Context: an optimization exercise on an open-source flow, tuned for small area. The choices shown serve that exercise and are no tape-out recipe. Where RTL was checked, it was by simulation tests only, not by an equivalence proof against the original. The series may have gaps, and a smaller design here may also do less where the tests do not look. No functional check of the RTL was part of run 5.

==> flow/design.v <==
module b8Xb8_s16( 
  input clk,
  input rst_n, 
  input [7:0] in1_0  ,
  input [7:0] in1_1  ,
  input [7:0] in1_2  ,
  input [7:0] in1_3  ,
  input [7:0] in1_4  ,
  input [7:0] in1_5  ,
  input [7:0] in1_6  ,
  input [7:0] in1_7  ,
  input [7:0] in1_8  ,
  input [7:0] in1_9  ,
  input [7:0] in1_10 ,
  input [7:0] in1_11 ,
  input [7:0] in1_12 ,
  input [7:0] in1_13 ,
  input [7:0] in1_14 ,
  input [7:0] in1_15 ,
  input [7:0] in2_0  ,
  input [7:0] in2_1  ,
  input [7:0] in2_2  ,
  input [7:0] in2_3  ,
  input [7:0] in2_4  ,
  input [7:0] in2_5  ,
  input [7:0] in2_6  ,
  input [7:0] in2_7  ,
  input [7:0] in2_8  ,
  input [7:0] in2_9  ,
  input [7:0] in2_10 ,
  input [7:0] in2_11 ,
  input [7:0] in2_12 ,
  input [7:0] in2_13 ,
  input [7:0] in2_14 ,
  input [7:0] in2_15 ,
  output [11:0] out
  );
  reg [19:0] psum;
  reg [15:0] prod_0  ;
  reg [15:0] prod_1  ;
  reg [15:0] prod_2  ;
  reg [15:0] prod_3  ;
  reg [15:0] prod_4  ;
  reg [15:0] prod_5  ;
  reg [15:0] prod_6  ;
  reg [15:0] prod_7  ;
  reg [15:0] prod_8  ;
  reg [15:0] prod_9  ;
  reg [15:0] prod_10 ;
  reg [15:0] prod_11 ;
  reg [15:0] prod_12 ;
  reg [15:0] prod_13 ;
  reg [15:0] prod_14 ;
  reg [15:0] prod_15 ;
  always @(negedge rst_n or posedge clk) begin
    if (rst_n == 1'b0) begin
      prod_0  <= 16'b0;
      prod_1  <= 16'b0;
      prod_2  <= 16'b0;
      prod_3  <= 16'b0;
      prod_4  <= 16'b0;
      prod_5  <= 16'b0;
      prod_6  <= 16'b0;
      prod_7  <= 16'b0;
      prod_8  <= 16'b0;
      prod_9  <= 16'b0;
      prod_10 <= 16'b0;
      prod_11 <= 16'b0;
      prod_12 <= 16'b0;
      prod_13 <= 16'b0;
      prod_14 <= 16'b0;
      prod_15 <= 16'b0;
      psum <= 20'b0;
    end else begin
      prod_0  <= in1_0  * in2_0  ;
      prod_1  <= in1_1  * in2_1  ;
      prod_2  <= in1_2  * in2_2  ;
      prod_3  <= in1_3  * in2_3  ;
      prod_4  <= in1_4  * in2_4  ;
      prod_5  <= in1_5  * in2_5  ;
      prod_6  <= in1_6  * in2_6  ;
      prod_7  <= in1_7  * in2_7  ;
      prod_8  <= in1_8  * in2_8  ;
      prod_9  <= in1_9  * in2_9  ;
      prod_10 <= in1_10 * in2_10 ;
      prod_11 <= in1_11 * in2_11 ;
      prod_12 <= in1_12 * in2_12 ;
      prod_13 <= in1_13 * in2_13 ;
      prod_14 <= in1_14 * in2_14 ;
      prod_15 <= in1_15 * in2_15 ;
      psum <= prod_0  + prod_1  + prod_2  + prod_3
           + prod_4  + prod_5  + prod_6  + prod_7
           + prod_8  + prod_9  + prod_10 + prod_11
           + prod_12 + prod_13 + prod_14 + prod_15;
    end
  end
  assign out = psum[19:9];
endmodule
==> flow/run.sh <==
#!/bin/bash
# synth_recipe.tcl (not shown) runs the flow's synth.tcl, then flattens the netlist and writes it again
# the make line also repeats each setting of config.mk as NAME=value (left out here)
make -C /OpenROAD-flow-scripts/flow DESIGN_CONFIG=/design/flow/config.mk WORK_HOME=/design/flow/orfs CLKGATE_MAP_FILE= SYNTH_SCRIPT=/design/flow/synth_recipe.tcl finish
==> flow/config.mk <==
export PLATFORM = sky130hd
export DESIGN_NAME = b8Xb8_s16
export DESIGN_NICKNAME = b8Xb8_s16
export VERILOG_FILES = /design/flow/design.v
export SDC_FILE = /design/flow/constraint.sdc
export NUM_CORES = 4
export LEC_CHECK = 0
export CAP_MARGIN = 20
export CORE_MARGIN = 2
export CORE_UTILIZATION = 40
export SLEW_MARGIN = 20
==> flow/constraint.sdc <==
create_clock -name core_clock -period 7.5 [get_ports {clk}]
set_input_delay 1.5000 -clock core_clock [delete_from_list [all_inputs] [get_ports {clk}]]
set_output_delay 1.5000 -clock core_clock [all_outputs]
set_load 0.01 [all_outputs]
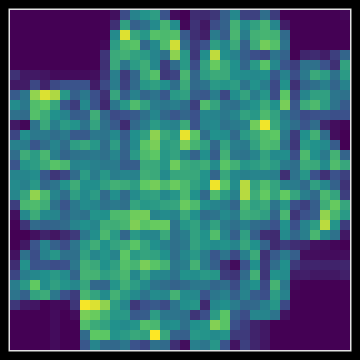
run_1/route_heat.png
(1 px per um) 34 x 34 tiles, from dark purple (low) to yellow (high), scaled to the fullest tile. Values are wire area over tile area, all layers added.
14% of the tiles are nearly empty. The emptiest ninth of the die: lower right. 32% of the tiles are over half the peak. The densest ninth of the die: center. The mean over all tiles is 0.15.
via count: 31324
total wire length: 111 mm
WL/cell: 17.1 um
GRT Total Usage: 20.0%

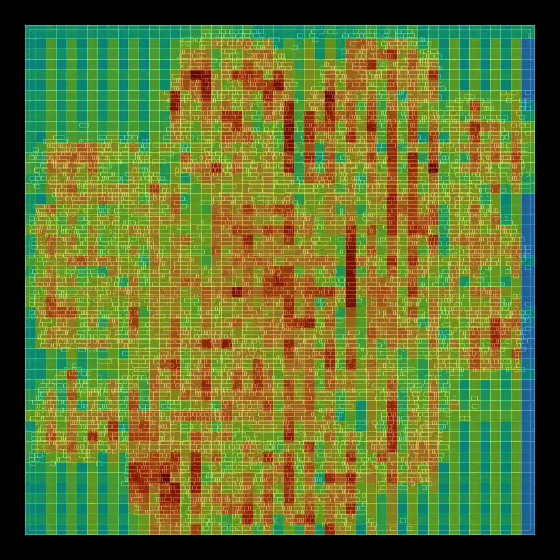
run_1/congestion_map.png
met1 Usage GRT: 26.6%
grt met3 use: 1.87%
post-layout util: 45.2%
grt met2 use: 35.0%
gr busiest metal: met2

==> results.tsv, run 1 <==
stage	metric	value	unit
run_status	status	complete, no violations	
hold_path	HP Class	in2async	
setup_path	CP Capture Type	flop	
setup_path	CP peak stage delay	680	ps
drt	highest metal used	met4	
setup_path	crit path from	in1_6[5]	
flow_run	MaxCap Viol Count	0	
setup_path	CP max stage cell	clkdlybuf4s50_1	
synthesis	xor/xnor cell area share of the yosys netlist	3.30	%
die	TAP cells	1500	
synthesis	fraction of synthesized area in multiplexers	0	%
synthesis	top_reg_cell synth	dfrtp_1	
cts	post-cts sizing count	0	
cts	CTS sink cnt	267	
synthesis	sequential share of the synthesized area	14.8	%
cts	clk slew on worst S/H paths	60	ps
cells_and_area	Reg area	6680	um2
setup_path	Worst EP required	7900	ps
placed_design	HPWL after detailed placement	96.6	mm
cts	post-CTS setup buffers	0	
placed_design	dpl ws	1270	ps
sta	endpoints failing setup	0	
grt	initial antenna violation count	8	
cells_and_area	most common cell after layout, fill and taps aside	inv_1	
drt	drt first pass iters	5	
setup_path	cell mode on critical path	fa_1	
cells_and_area	Signal inverters	1113	
sta	Peak Freq	0.177	GHz
synthesis	Post-Synthesis Cell Area	45200	um2
die	Die Ht	340	um
cts	clock buffer depth	3	
setup_path	CP arrival	6060	ps
cells_and_area	commonest cells after routing, fill and taps aside	inv_1, fa_1, ha_1	
synthesis	Post-synth top cells	inv_1, fa_1, ha_1	
cells_and_area	Multi-Input Combinational	3301	
cells_and_area	Finished Cell Area	50800	um2
die	Core Region	112000	um2
synthesis	Simple-Gate Fraction of Synth Area	15.3	%
die	I/O pin cnt	270	
cts	CTS HTree Levels	1	
synthesis	Synth Instances	4684	
synthesis	adder-cell share of the synthesized area	51.9	%
synthesis	Synth cell types	64	
die	FP Rows	123	
setup_path	Reg-to-Reg Start	prod_6[6]	
cells_and_area	fraction of area in multi-input gates	67.5	%
die	die span in x	340	um
cells_and_area	Layout Nets	6639	
drt	Post-DRT Antenna Nets	0	
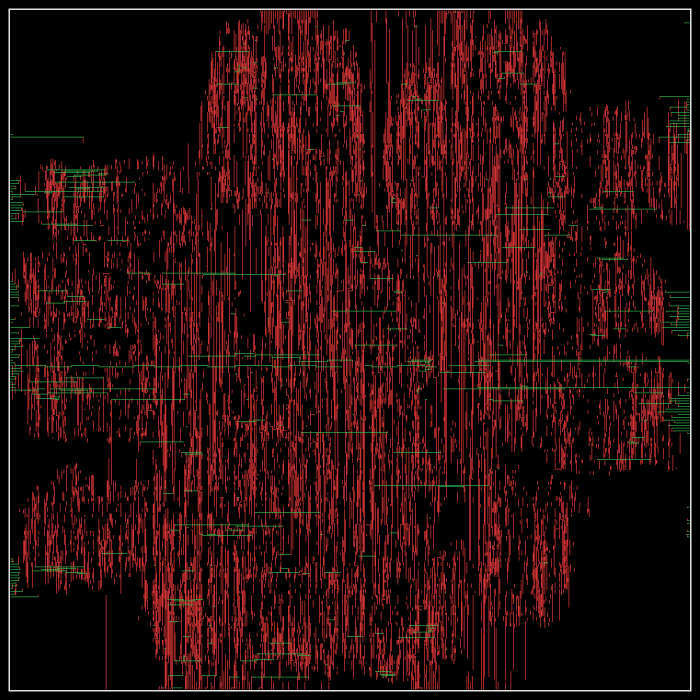
run_1/layers.png
(2 px per um) Only two layers are drawn.
Key: red = M2 [wire length 55.9 mm]; green = M3 [wire length 3590 um]

--- run 2: outline of the changes from run 1 ---
flow/design.v: 98 -> 5204 lines; modules unchanged: 0
  b8Xb8_s16: edited, 98 -> 5200 lines
  b8Xb8_s16_fa: new, 4 lines
==> module b8Xb8_s16_fa as of run 2 <==
module b8Xb8_s16_fa(input a, input b, input c, output s, output co);
  assign s = a ^ b ^ c;
  assign co = (a & b) | (a & c) | (b & c);
endmodule
--- a/flow/config.mk
+++ b/flow/config.mk
@@ -10,2 +10,3 @@
 export CORE_UTILIZATION = 40
 export SLEW_MARGIN = 20
+export SYNTH_HIERARCHICAL = 1
==> results.tsv, run 2 <==
stage	metric	value	unit
die	TAP cells	855	
cells_and_area	Layout Nets	3888	
cells_and_area	fraction of area in multi-input gates	77.3	%
synthesis	Synth cell types	13	
setup_path	CP arrival	7560	ps
die	die span in x	260	um
cells_and_area	most common cell after layout, fill and taps aside	nand2_1	
setup_path	CP max stage cell	clkdlybuf4s50_1	
setup_path	crit path from	in1_11[1]	
synthesis	adder-cell share of the synthesized area	76.9	%
cts	CTS HTree Levels	2	
grt	grt met2 use	56.8	%
cells_and_area	Multi-Input Combinational	2038	
cells_and_area	Finished Cell Area	31100	um2
setup_path	Reg-to-Reg Start	q_8_0	
setup_path	cell mode on critical path	fa_1	
die	Core Region	64600	um2
cts	post-CTS setup buffers	0	
die	Die Ht	260	um
synthesis	xor/xnor cell area share of the yosys netlist	0	%
cts	post-cts sizing count	0	
placed_design	dpl ws	-165	ps
run_status	status	complete, no violations	
cells_and_area	commonest cells after routing, fill and taps aside	nand2_1, fa_1, clkdlybuf4s50_1	
drt	drt first pass iters	6	
synthesis	Post-Synthesis Cell Area	26200	um2
drt	highest metal used	met5	
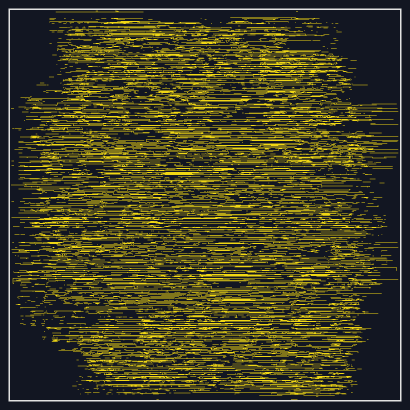
run_2/m1.png
(1.5 px per um)
The layer carries 45.3 mm of wire. The wires run mostly horizontal. The layer holds 39% of the routed length. 3457 nets have wire on it.
total wire length: 117 mm
via count: 19190
met1 Usage GRT: 49.2%

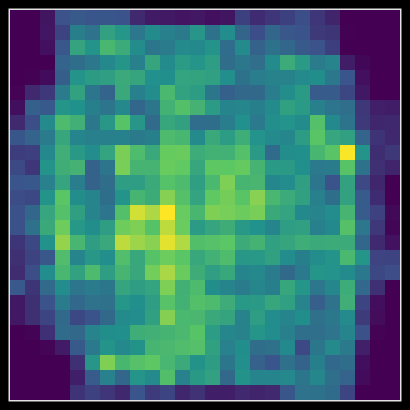
run_2/route_heat.png
(1.5 px per um) 26 x 26 tiles, from dark purple (low) to yellow (high), scaled to the fullest tile. Values are wire area over tile area, all layers added.
The fullest tile reaches 0.70. The densest ninth of the die: center. The emptiest ninth of the die: upper right. The mean over all tiles is 0.29. 9.6% of the tiles are nearly empty. 38% of the tiles are over half the peak.
GRT Total Usage: 36.0%
WL/cell: 33.6 um

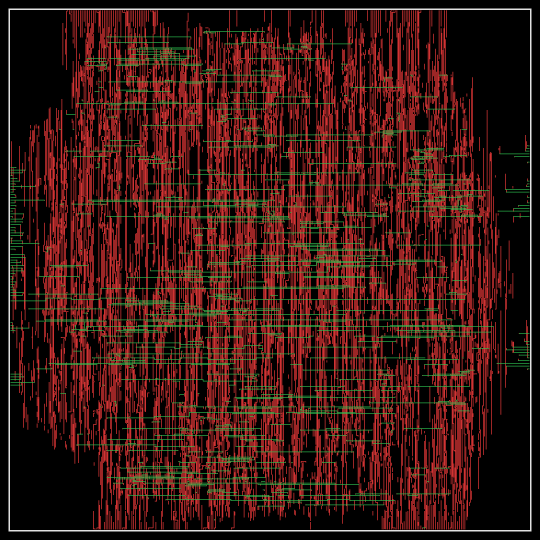
run_2/layers.png
(2 px per um) Only two layers are drawn.
Key: red = M2 [wire length 54.9 mm]; green = M3 [wire length 9570 um]

## Run 3: what changed since run 2
--- a/flow/config.mk
+++ b/flow/config.mk
@@ -7,6 +7,6 @@
 export LEC_CHECK = 0
-export CAP_MARGIN = 20
+export CAP_MARGIN = 0
 export CORE_MARGIN = 2
 export CORE_UTILIZATION = 40
-export SLEW_MARGIN = 20
+export SLEW_MARGIN = 0
 export SYNTH_HIERARCHICAL = 1
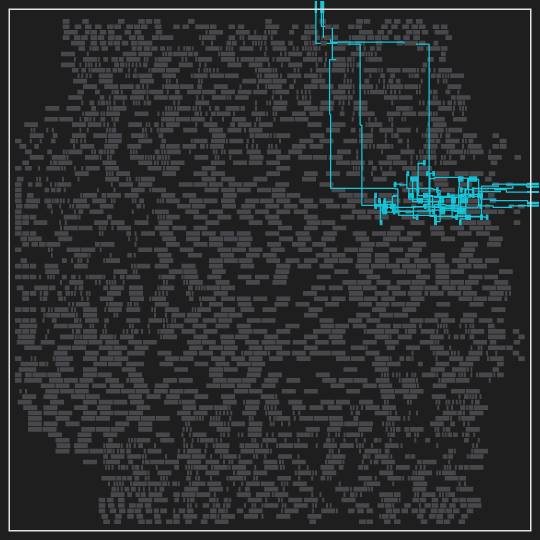
run_3/port_trees.png
(2 px per um)
Key: cyan = in1_8 [direction input, edge 5 right, 3 top, end cells 64, wire 1220 um]
I/O Buffers: 268
I/O pin cnt: 270

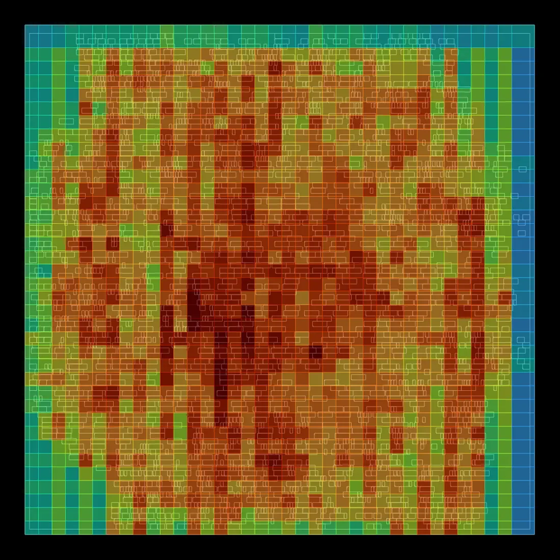
run_3/congestion_map.png
grt met3 use: 5.56%
post-layout util: 48.1%
grt met2 use: 56.8%

==> results.tsv, run 3 <==
stage	metric	value	unit
synthesis	sequential share of the synthesized area	3.27	%
die	Die Ht	260	um
die	die span in x	260	um
run_status	status	complete, no violations	
placed_design	HPWL after detailed placement	109	mm
sta	endpoints failing setup	0	
setup_path	Worst EP required	7670	ps
setup_path	CP arrival	7560	ps
setup_path	cell mode on critical path	fa_1	
cts	CTS sink cnt	40	
grt	initial antenna violation count	2	
setup_path	crit path from	in1_11[1]	
synthesis	Simple-Gate Fraction of Synth Area	14.8	%
cts	post-cts sizing count	0	
synthesis	Post-synth top cells	nand2_1, fa_1, clkbuf_2	
cells_and_area	Signal inverters	12	
die	TAP cells	855	
flow_run	MaxCap Viol Count	0	
drt	WL/cell	33.6	um
synthesis	adder-cell share of the synthesized area	76.9	%
cells_and_area	commonest cells after routing, fill and taps aside	nand2_1, fa_1, clkdlybuf4s50_1	
setup_path	Reg-to-Reg Start	q_8_0	
die	Core Region	64600	um2
drt	via count	19190	
setup_path	CP max stage cell	clkdlybuf4s50_1	
cts	clk slew on worst S/H paths	70	ps
cts	clock buffer depth	2	
setup_path	CP peak stage delay	770	ps
hold_path	HP Class	reg2reg	
## Run 4: what changed since run 3
--- a/flow/config.mk
+++ b/flow/config.mk
@@ -10,2 +10,3 @@
 export CORE_UTILIZATION = 40
+export GPL_TIMING_DRIVEN = 0
 export SLEW_MARGIN = 0
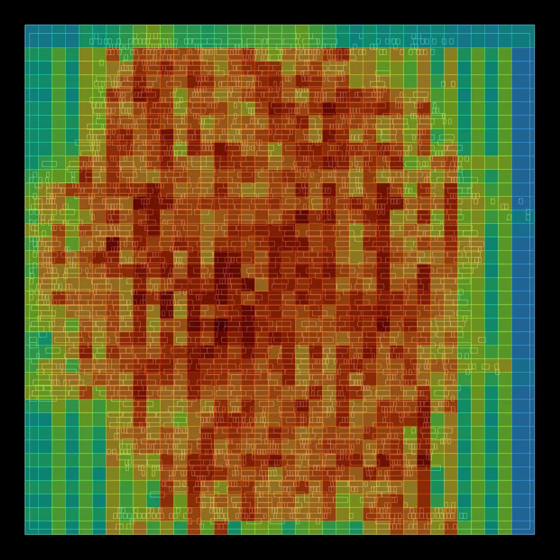
run_4/congestion_map.png
WL/cell: 34.2 um
GRT Total Usage: 33.9%
post-layout util: 42.7%
grt met3 use: 5.78%

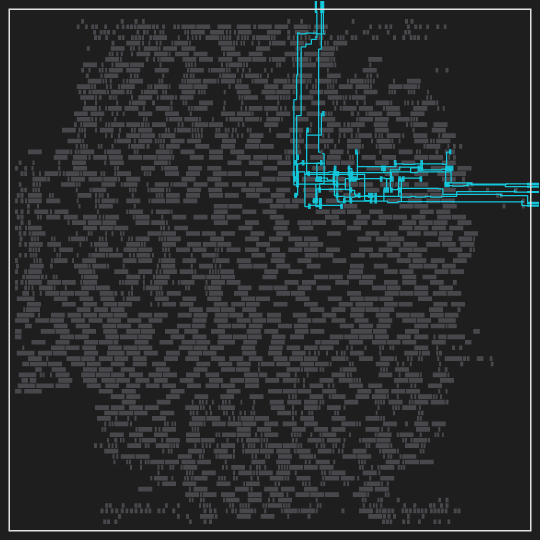
run_4/port_trees.png
(2 px per um)
Key: cyan = in1_8 [direction input, edge 5 right, 3 top, end cells 64, wire 1280 um]
I/O Buffers: 12

==> results.tsv, run 4 <==
stage	metric	value	unit
die	I/O pin cnt	270	
setup_path	CP arrival	6980	ps
placed_design	HPWL after detailed placement	98.7	mm
cts	CTS sink cnt	40	
drt	Post-DRT Antenna Nets	0	
die	FP Rows	93	
drt	highest metal used	met5	
setup_path	Reg-to-Reg Start	q_8_0	
synthesis	Post-Synthesis Cell Area	26200	um2
run_status	status	complete, no violations	
cells_and_area	most common cell after layout, fill and taps aside	nand2_1	
synthesis	xor/xnor cell area share of the yosys netlist	0	%
synthesis	top_reg_cell synth	dfxtp_1	
cts	CTS HTree Levels	2	
setup_path	crit path from	in2_0[3]	
cts	clock buffer depth	2	
setup_path	CP peak stage delay	690	ps
setup_path	cell mode on critical path	fa_1	
setup_path	CP Capture Type	flop	
grt	initial antenna violation count	4	
cells_and_area	Multi-Input Combinational	2038	
sta	Peak Freq	0.147	GHz
flow_run	MaxCap Viol Count	0	
synthesis	Post-synth top cells	nand2_1, fa_1, clkbuf_2	
die	die span in x	260	um
cts	clk slew on worst S/H paths	60	ps
cts	post-cts sizing count	0	
hold_path	HP Class	reg2reg	
setup_path	CP max stage cell	fa_1	
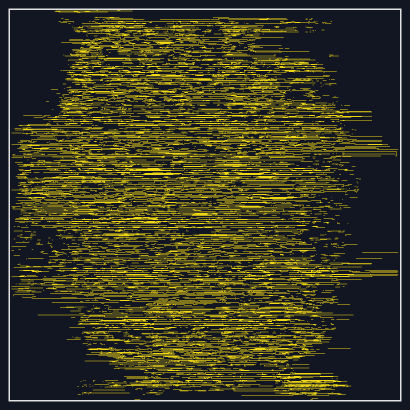
run_4/m1.png
(1.5 px per um)
The layer carries 39.9 mm of wire. 3192 nets have wire on it. The longest straight run is 101 um. The wires run mostly horizontal.
via count: 18756
total wire length: 110 mm
met1 Usage GRT: 44.9%

## Run 5: large edit since run 4, in outline
flow/design.v: 5204 -> 5186 lines; modules unchanged: 1
  b8Xb8_s16: edited, 5200 -> 5182 lines
--- a/flow/config.mk
+++ b/flow/config.mk
@@ -6,8 +6,7 @@
 export NUM_CORES = 4
 export LEC_CHECK = 0
-export CAP_MARGIN = 0
+export CAP_MARGIN = 20
 export CORE_MARGIN = 2
 export CORE_UTILIZATION = 40
-export GPL_TIMING_DRIVEN = 0
-export SLEW_MARGIN = 0
+export SLEW_MARGIN = 20
 export SYNTH_HIERARCHICAL = 1
==> results.tsv, run 5 <==
stage	metric	value	unit
run_status	status	complete, no violations	
setup_path	CP peak stage delay	630	ps
synthesis	adder-cell share of the synthesized area	77.3	%
cells_and_area	most common cell after layout, fill and taps aside	nand2_1	
synthesis	Post-synth top cells	nand2_1, fa_1, buf_2	
synthesis	Synth Instances	2342	
placed_design	dpl ws	-437	ps
cts	CTS sink cnt	33	
setup_path	CP arrival	7650	ps
die	Core Region	64500	um2
cts	post-cts sizing count	7	
die	Die Ht	259	um
grt	gr busiest metal	met2	
setup_path	Reg-to-Reg Start	q_9_0	
grt	met1 Usage GRT	48.5	%
cells_and_area	max reg flops	11	
drt	drt first pass iters	8	
sta	Peak Freq	0.135	GHz
setup_path	crit path from	in1_3[7]	
synthesis	Simple-Gate Fraction of Synth Area	14.8	%
synthesis	Post-Synthesis Cell Area	26100	um2
cts	clock buffer depth	2	
cells_and_area	post-layout util	50.7	%
cells_and_area	Layout Nets	4027	
hold_path	HP Class	reg2reg	
die	die span in x	259	um
die	TAP cells	855	
sta	endpoints failing setup	0	
cts	clk slew on worst S/H paths	70	ps
cells_and_area	fraction of area in multi-input gates	74.1	%
grt	grt met2 use	56.1	%
setup_path	Worst EP required	7750	ps
setup_path	cell mode on critical path	fa_1	
cells_and_area	Reg area	716	um2
cells_and_area	Finished Cell Area	32700	um2
drt	Post-DRT Antenna Nets	0	
sta	crit share post-route	98.7	%
die	FP Rows	93	
die	I/O pin cnt	270	
synthesis	top_reg_cell synth	dfxtp_1	
setup_path	CP Capture Type	flop	
cells_and_area	Signal inverters	13	
synthesis	xor/xnor cell area share of the yosys netlist	0	%
drt	highest metal used	met4	
setup_path	CP max stage cell	clkdlybuf4s50_1	
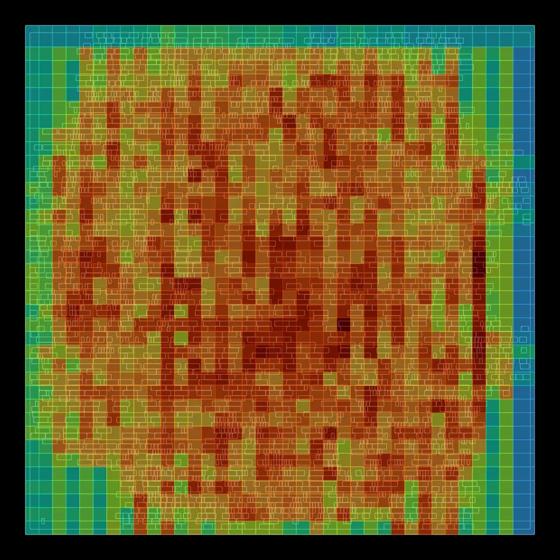
run_5/congestion_map.png
GRT Total Usage: 35.5%
grt met3 use: 6.29%
WL/cell: 31.7 um

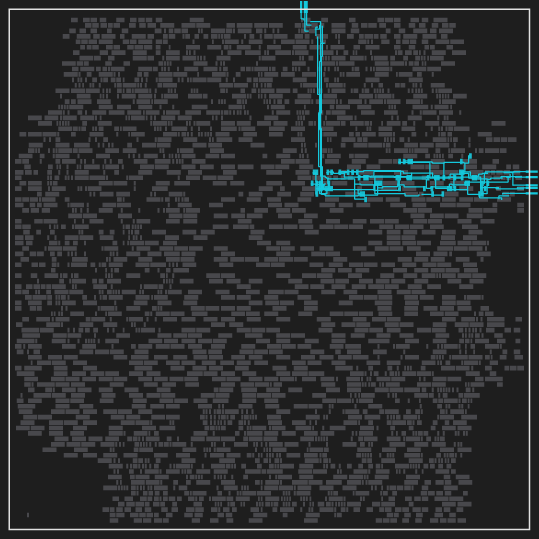
run_5/port_trees.png
(2 px per um)
Key: cyan = in1_8 [direction input, edge 5 right, 3 top, end cells 64, wire 1130 um]
I/O Buffers: 268

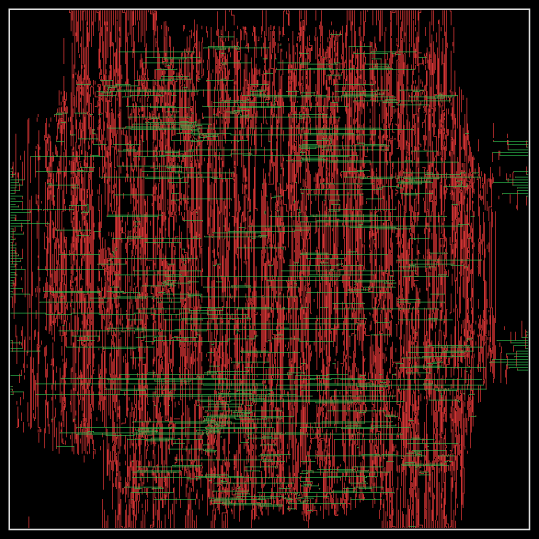
run_5/layers.png
(2 px per um) Only two layers are drawn.
Key: red = M2 [wire length 53.6 mm]; green = M3 [wire length 10800 um]
via count: 19756
total wire length: 115 mm

static timing again, ports no longer ideal:
The flow's constraints put no driver on any port. The routed layouts listed below were extracted and timed again, unchanged, in two steps. Step 1 sets driving cells, clkbuf_16 on the clock port and buf_2 on the other inputs (assumed; they add their load-dependent delay and slew). Step 2, shift: input delay + t, output delay - t, t = (earliest + latest rising clock arrival at the registers) / 2. This alone moves slack from input paths to output paths. Three values: ideal ports, drivers, drivers and shift; two values: the first two.
run | t, ns | slack for setup (ns) | worst setup path at the end | cell pins on the clock port's net
run 1 | 0.632 | 1.846 / 1.889 / 1.257 | input to register | 1
run 2 | 0.350 | 0.110 / 0.141 / -0.209 | input to register | 1
run 3 | 0.350 | 0.110 / 0.141 / -0.209 | input to register | 1
run 4 | 0.354 | 0.685 / 0.704 / 0.350 | input to register | 1
run 5 | 0.351 | 0.101 / 0.115 / -0.237 | input to register | 1
With both steps, setup timing fails in run 2, run 3 and run 5, where it was met with ideal ports. The setup slack of run 1, which loses most, moves by +0.043 ns with the drivers and by -0.589 ns with both steps.
